Source: an optimization exercise on an open RTL-to-GDS flow (aim: small area and a short achievable clock period). Production flows keep margins and buffers that such runs may drop. Function was checked by simulation only, so behaviour that the tests miss may differ from the original. Some runs may be left out. An edit can pass the tests and still lose a function that they never use.

### M4 wires, run 1

Supply wires on this layer in grey.
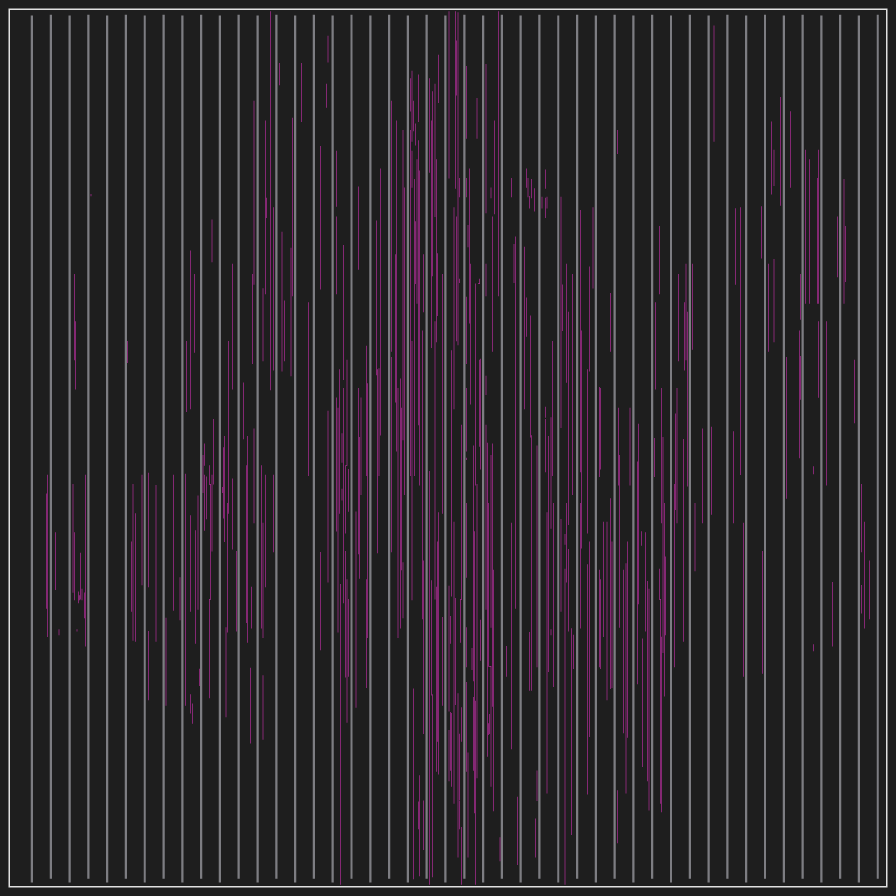
### Final layout, run 1

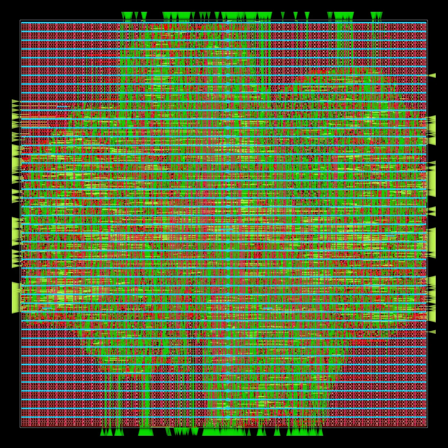
### Cell classes on the final placement, run 1

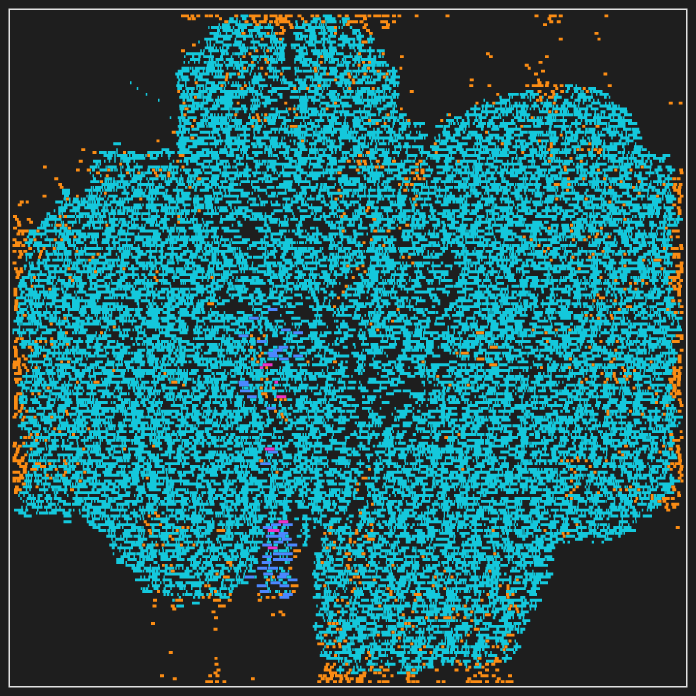
--- flow/design.v ---
module neuron_intra_Nbits #(
parameter N = 16,
parameter N_INPUTS = 16,
parameter LOG_N_INPUTS = 4
) (
    input  wire                         clk,
    input  wire                         rst,
    input  wire                         en,
    input  wire signed [N*N_INPUTS-1:0] W,     
    input  wire signed [N*N_INPUTS-1:0] X_N,   
    output reg signed [         N-1:0] Out
);
  wire signed [2*N*N_INPUTS-1:0] prod;
  wire signed [         N-1:0] act_out;
  genvar i;
  generate
    for (i = 0; i < N_INPUTS; i = i + 1) begin : mults
      wire signed [N-1:0] Wi;
      wire signed [N-1:0] Xi;
      assign Wi = W[i*N+:N];
      assign Xi = X_N[i*N+:N];
      assign prod[i*2*N+:2*N] = Wi * Xi;
    end
  endgenerate
  genvar j, k;
  generate
    for (j = 0; j < LOG_N_INPUTS; j = j + 1) begin : ADDER_TREE
      wire signed [2*N*(N_INPUTS >> (j+1))-1:0] sum_stage;
      if(j == 0) begin
        for (k = 0; k < (N_INPUTS >> (j+1)); k = k + 1) begin : STAGE0
          assign sum_stage[2*k*N+:2*N] = prod[2*k*2*N+:2*N] + prod[(2*k+1)*2*N+:2*N];
        end
      end else begin
        for (k = 0; k < (N_INPUTS >> (j+1)); k = k + 1) begin : STAGEJ
          assign sum_stage[2*k*N+:2*N] = ADDER_TREE[j-1].sum_stage[2*k*2*N+:2*N] + ADDER_TREE[j-1].sum_stage[(2*k+1)*2*N+:2*N];
        end
      end
    end
    wire signed [2*N-1:0] sum_all;
    assign sum_all = ADDER_TREE[LOG_N_INPUTS-1].sum_stage;
  endgenerate
  reg signed [2*N-1:0] acc;
  always @(posedge clk or posedge rst) begin
    if (rst) begin
		acc <= 0;
		Out <= 0;
	 end
    else if (en) begin
		acc <= sum_all;
		Out <= act_out;
	 end
  end
  localparam signed [N-1:0] MAX_VAL = {1'b0, {(N-1){1'b1}}};  
  assign act_out = (acc < 0) ? 0 : (acc > MAX_VAL) ? MAX_VAL : acc;
endmodule
--- flow/run.sh ---
#!/bin/bash
# synth_recipe.tcl (not shown) runs the flow's synth.tcl, then flattens the netlist and writes it again
# the make line also repeats each setting of config.mk as NAME=value (left out here)
make -C /OpenROAD-flow-scripts/flow DESIGN_CONFIG=/design/flow/config.mk WORK_HOME=/design/flow/orfs CLKGATE_MAP_FILE= SYNTH_SCRIPT=/design/flow/synth_recipe.tcl finish
--- flow/config.mk ---
export PLATFORM = sky130hd
export DESIGN_NAME = neuron_intra_Nbits
export DESIGN_NICKNAME = neuron_intra_Nbits
export VERILOG_FILES = /design/flow/design.v
export SDC_FILE = /design/flow/constraint.sdc
export NUM_CORES = 4
export LEC_CHECK = 0
export CAP_MARGIN = 20
export CORE_MARGIN = 2
export CORE_UTILIZATION = 40
export SLEW_MARGIN = 20
--- flow/constraint.sdc ---
create_clock -name core_clock -period 14.0 [get_ports {clk}]
set_input_delay 2.8000 -clock core_clock [delete_from_list [all_inputs] [get_ports {clk}]]
set_output_delay 2.8000 -clock core_clock [all_outputs]
set_load 0.01 [all_outputs]
==> qor.yml, run 1 <==
syn_to_final_growth_pct: 9.706
rsz0062_at_grt: "no"
synth_xor_area_share_pct: 1.338
clk_latency_ns: 0.34
seq_share_pct: 0.6930
core_area_um2: 392800
syn_area_um2: 158000
ys_seq_elements: 48
num-nonclk-buffers: 1200
post-cts-setup-buffers: 0
cts_resized: 0
ys_seq_area_share_pct: 0.7603
fin_crit_sh_pct: 96.70
yosysWarnings: 1
drt_first_pass_iters: 6
syn_inst: 16233
cts_hold_buf: 0
clkbuf_count: 5
layout-drive-gt1-share_pct: 4.267
num_tap_cells: 5220
layout.nonclk_buf_share_pct: 6.039
fmax_mhz: 73.86
setup-tns-final_ns: 0
syn_avg_cell_area_um2: 9.733
min_period_ns: 13.54
final_cell_mix: "inv_1 (5,255), fa_1 (5,041), nand2_1 (2,110)"
cp.arrival_ns: 13.77
synth_ff_type: "dfrtp_1"
start_kind: "input port"
clk_pin_slew_worst_paths_ns: 0.10
die_area_um2: 400000
cts_num_sinks: 48
outcome: "complete, no violations"
synthAdderAreaFrac_pct: 70.45
cts_root_buf: "clkbuf_16"
grt_use_total_pct: 27.55
synth_compound_area_share_pct: 0.4340
htree_levels: 2
largestClassByArea: "multi-input gates"
first_global_vias: 120272
multi_input_area_share_pct: 77.96
Notes on 'M4 wires' above:
nets with wire on the layer: 332
longest straight run: 299 µm
share of all routed wire: 5.7%
main direction: vertical
wire length on this layer: 30.0 mm

Notes on 'Final layout' above:
height of the die: 632.5 µm
I/O pin cnt: 531
Row Count: 230
Cell Count, Final, Fillers Out: 22,178
Post-Route WL: 531.7 mm

Notes on 'Cell classes on the final placement' above:
| colour | class | cells | share of their area |
|---|---|---|---|
| cyan | remaining logic cells | 15,663 | 93% |
| magenta | clock drivers and dummy loads | 8 | 0.10% |
| orange | remaining buffers and delay cells | 1,200 | 6.3% |
| blue | sequential cells | 48 | 0.72% |

[run 1: final timing paths]
check	start	endpoint	slack (ns)	cells after the start
max in group asynchronous	rst	acc[24]	10.52	3
min in group asynchronous	rst	acc[6]	2.98	3
max reg2reg	acc[19]	Out[13]	11.66	4
min	Out[7]	Out[7]	0.48	2
max	X_N[2]	acc[31]	0.46	33
min reg2reg	Out[7]	Out[7]	0.48	2
[run 1: Yosys cell counts, types with 3 or more instances]
cell type	count	area, µm²
o21a_1	4	30.03
nor2_1	50	187.7
dfrtp_1	48	1201
ha_1	828	10360
buf_1	10	37.54
o31ai_1	17	127.6
a21oi_1	25	125.1
fa_1	5042	100900
o21bai_1	3	22.52
nand2b_1	159	994.7
nand3_1	4	20.02
a211oi_1	3	22.52
inv_1	5256	19730
o21ai_0	12	60.06
clkbuf_1	512	1922
nand2_1	2110	7920
and2_1	1761	11020
a21o_1	16	120.1
nor2b_1	74	462.9
xnor2_1	206	1804
and3_1	4	25.02
nor4_1	4	25.02
mux2_2	25	281.5
xor2_1	29	254.0
o21ai_1	3	15.01
nand4_1	3	18.77
[run 1: through the flow]
step / std cells / instance area, µm²
floorplan: 16233 / 158000
global placement: 22131 / 173000
detailed placement: 22131 / 173000
CTS: 22139 / 173200
global route: 22168 / 173300
finish: 22178 / 173300
[run 1: per-layer routing]
| layer | up-vias | part of all wire, % | GRT usage [%] |
|---|---|---|---|
| met5 | - | 0.013 | 0 |
| met4 | 10 | 5.7 | 12.92 |
| met3 | 709 | 6.3 | 3.253 |
| met2 | 3716 | 50 | 47.31 |
| met1 | 57303 | 38 | 34.76 |
| li1 | 45407 | - | - |
[run 1: worst max-delay path: cells and delay by family]
kind,cells,cell delay (ns)
buf+inv,9,1.40
mux,1,0.25
simple gates,1,0.36
xor+xnor,9,1.77
fa+ha+maj,13,7.18
[run 1: cell families after synthesis]
| kind of cell | after synthesis |
|---|---|
| AO/OA/AOI/OAI | 99 |
| flip-flops | 48 |
| buffers and inverters | 5779 |
| multiplexers | 26 |
| XOR/XNOR | 238 |
| adder cells (fa/ha/maj) | 5870 |
| AND/OR/NAND/NOR | 4173 |
[run 1: registers in the layout, summed over array words and instances (netlist names)]
name / cells
Out: 16
acc: 32
### Supply network, run 1

Pins as bars on the die edge.
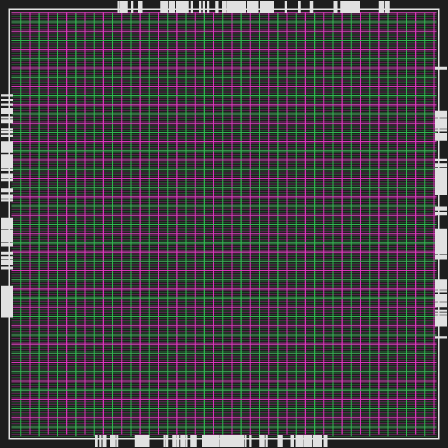

--- run 2: outline of the changes from run 1 ---
flow/design.v: 55 -> 12201 lines; modules unchanged: 0
  neuron_intra_Nbits: edited, 55 -> 12193 lines
  nfa: new, 4 lines
  nha: new, 4 lines
==> module nha as of run 2 <==
module nha (input wire a, input wire b, output wire s, output wire co);
  assign s = a ^ b;
  assign co = a & b;
endmodule
==> module nfa as of run 2 <==
module nfa (input wire a, input wire b, input wire c, output wire s, output wire co);
  assign s = a ^ b ^ c;
  assign co = (a & b) | (a & c) | (b & c);
endmodule
--- a/flow/config.mk
+++ b/flow/config.mk
@@ -10,2 +10,4 @@
 export CORE_UTILIZATION = 40
 export SLEW_MARGIN = 20
+export SYNTH_HIERARCHICAL = 1
+export SYNTH_MINIMUM_KEEP_SIZE = 0
### Supply network, run 2

Pins as bars on the die edge.
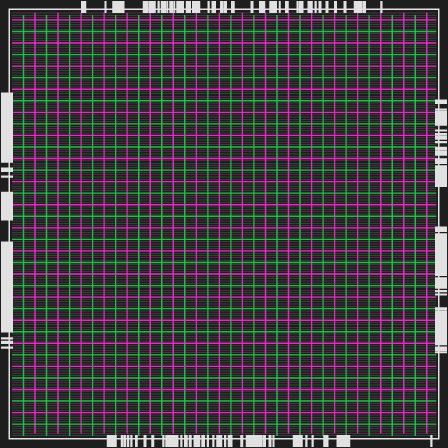
| colour | net |
|---|---|
| magenta | VDD |
| green | VSS |
rows: 183
met4 straps: 36
met1 rails: 184
met5 straps: 36
signal pins: 531
Core Box Area: 248,700 µm²

### Wires at chosen ports, followed through buffers, run 2

Bar = 200 µm.
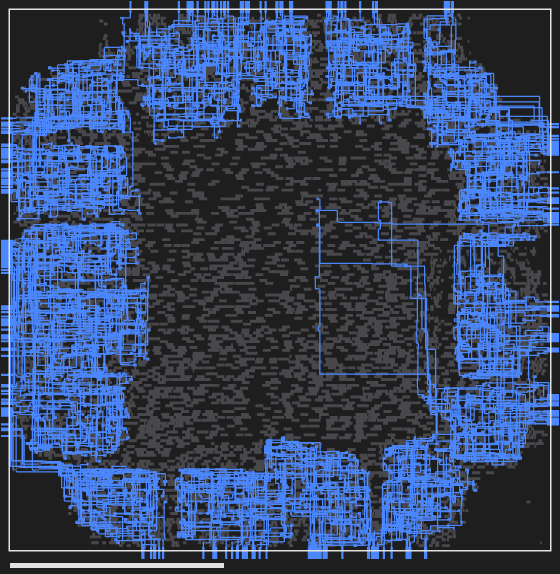
| colour | port | bits | direction | edge | end cells | buffers | wire |
|---|---|---|---|---|---|---|---|
| blue | `W` | 256 | input | 88 west, 62 east, 55 south, 51 north | 2,432 | 301 | 83.9 mm |

==> run 2 against run 1 <==
Against the previous run:
- register-to-register slack lost 3.8 ns
- utilization shrank 0.65 points
- non-clock buffer count shrank 491
- critical endpoint is now cs[151]
- highest routed layer unchanged
==> qor.yml, run 2 <==
start_kind: "input port"
largest_reg_flops: 256  # +700%
die_area_um2: 254000  # -36%
place_area_um2: 106700  # -38%
design_area_um2: 108100  # -38%
syn_to_final_growth_pct: 8.100
wirelength_mm: 605.7  # +14%
final_cell_mix: "fa_1 (2,238), xnor2_1 (2,060), a22oi_1 (1,683)"
cts_root_buf: "clkbuf_16"
syn_avg_cell_area_um2: 10.60  # +8.9%
post-cts-setup-buffers: 0  # unchanged
rsz0062_at_grt: "no"
fmax_mhz: 113.8  # +54%
yosysWarnings: 7  # +6
syn_inst: 9437  # -42%
post-synth-top-count-cell: "fa_1"
cpLargestDelayFamily: "adder cells"
fin_crit_sh_pct: 62.74  # -34 points
clk_pin_slew_worst_paths_ns: 0.06  # -0.04 ns
outcome: "complete, no violations"
cts_hold_buf: 0  # unchanged
largest_register: "cs"
ys_seq_area_share_pct: 8.087  # +7.3 points
first_global_vias: 82963  # -31%
layout-drive-gt1-share_pct: 4.575  # +0.31 points
ys_seq_elements: 272  # +470%
htree_levels: 2  # unchanged
setup-tns-final_ns: 0  # unchanged
top_regs: "cs x256, Out x15, vld x1"
cp.arrival_ns: 9.14  # -4.63 ns
dieHeight_um: 504.0  # -20%
yosysTopAreaCellShare_pct: 44.80  # -19 points
ios: 531  # unchanged
==> run 2: kinds of logic after synthesis <==
kind of cell / count (synthesis) / synth area share [%]
xor gates and xnor gates: 2183 / 19.12
buffers and inverters: 1448 / 5.449
AOI/OAI and AO/OA: 2530 / 17.09
other: 2 / 0.007510
adders and majority gates: 2406 / 46.90
muxes: 17 / 0.1914
and+or+nand+nor: 579 / 3.155
DFF: 272 / 8.087
==> run 2: Yosys stat by module (local to each module, per instance) <==
| module | flip-flops and latches | cells | copies in the design |
|---|---|---|---|
| nha | 0 | 1 | 25 |
| neuron_intra_Nbits | 272 | 7175 | 1 |
| nfa | 0 | 1 | 2237 |
==> run 2: worst paths after layout <==
path | start | to | slack (ns) | depth (start not counted)
max in group asynchronous | rst | vld | 11.01 | 2
worst max register to register | cs[25] | Out[9] | 7.82 | 14
worst max-delay path | X_N[161] | cs[151] | 5.22 | 13
worst min register to register | vld | vld | 0.53 | 1
min in group asynchronous | rst | Out[8] | 2.55 | 2
worst min-delay path | vld | vld | 0.53 | 1
==> run 2: cell type report <==
| class | instances | area, µm² |
|---|---|---|
| antenna | 15 | 37.54 |
| timing repair buffer | 709 | 6556 |
| fill | 23625 | 140600 |
| inverter | 361 | 1355 |
| tap | 3330 | 4167 |
| multi-input combinational | 7723 | 86580 |
| sequential | 272 | 8088 |
| clock inverter | 24 | 297.8 |
| clock buffer | 47 | 1027 |
==> run 2: metal layers <==
layer  up-vias  routed length (µm)  GRT usage [%]
met3      1430               87340          17.29
met2      7933              243000          64.48
met4        28               56680          32.94
met1     44821              218400          60.07
met5         -                 187              0
li1      31186                   -              -
==> run 2: through the flow <==
step                      std cells  hold slack (ns)
after floorplan                9443           0.4763
after global routing          12466           0.5684
final                         12481           0.5317
after global placement        12394           0.4927
after detailed placement      12395           0.5206
after CTS                     12466           0.5307

-- afterwards: timing with drivers on the ports --
How much do the figures lean on ideal ports? The routed layouts below were timed once more, with nothing changed but the port constraints. Step 1, drivers: a clkbuf_16 drives clk and a buf_2 each remaining input, both assumed. Step 2 moves the port delays by t, midway between the first and last clock arrival at a register: inputs arrive t later, outputs are due t later. That takes back most of the time a late clock gives input paths. Slacks: ideal ports / drivers / drivers and shift; pairs: ideal ports / drivers.
run | t, ns | setup WS [ns] | latest minus earliest clock arrival (ns) | worst register clock-pin slew, ns | worst slew at a driven data input, ns
run 1 | 0.390 | 0.462 / 0.428 / 0.039 | 0.027 / 0.027 | 0.10 / 0.10 | 0.27
run 2 | 0.710 | 5.216 / 5.274 / 4.563 | 0.038 / 0.039 | 0.07 / 0.07 | 0.14
After both steps every run listed still meets setup and hold. The setup slack of run 2, which loses most, moves by +0.058 ns with the drivers and by -0.653 ns with both steps.
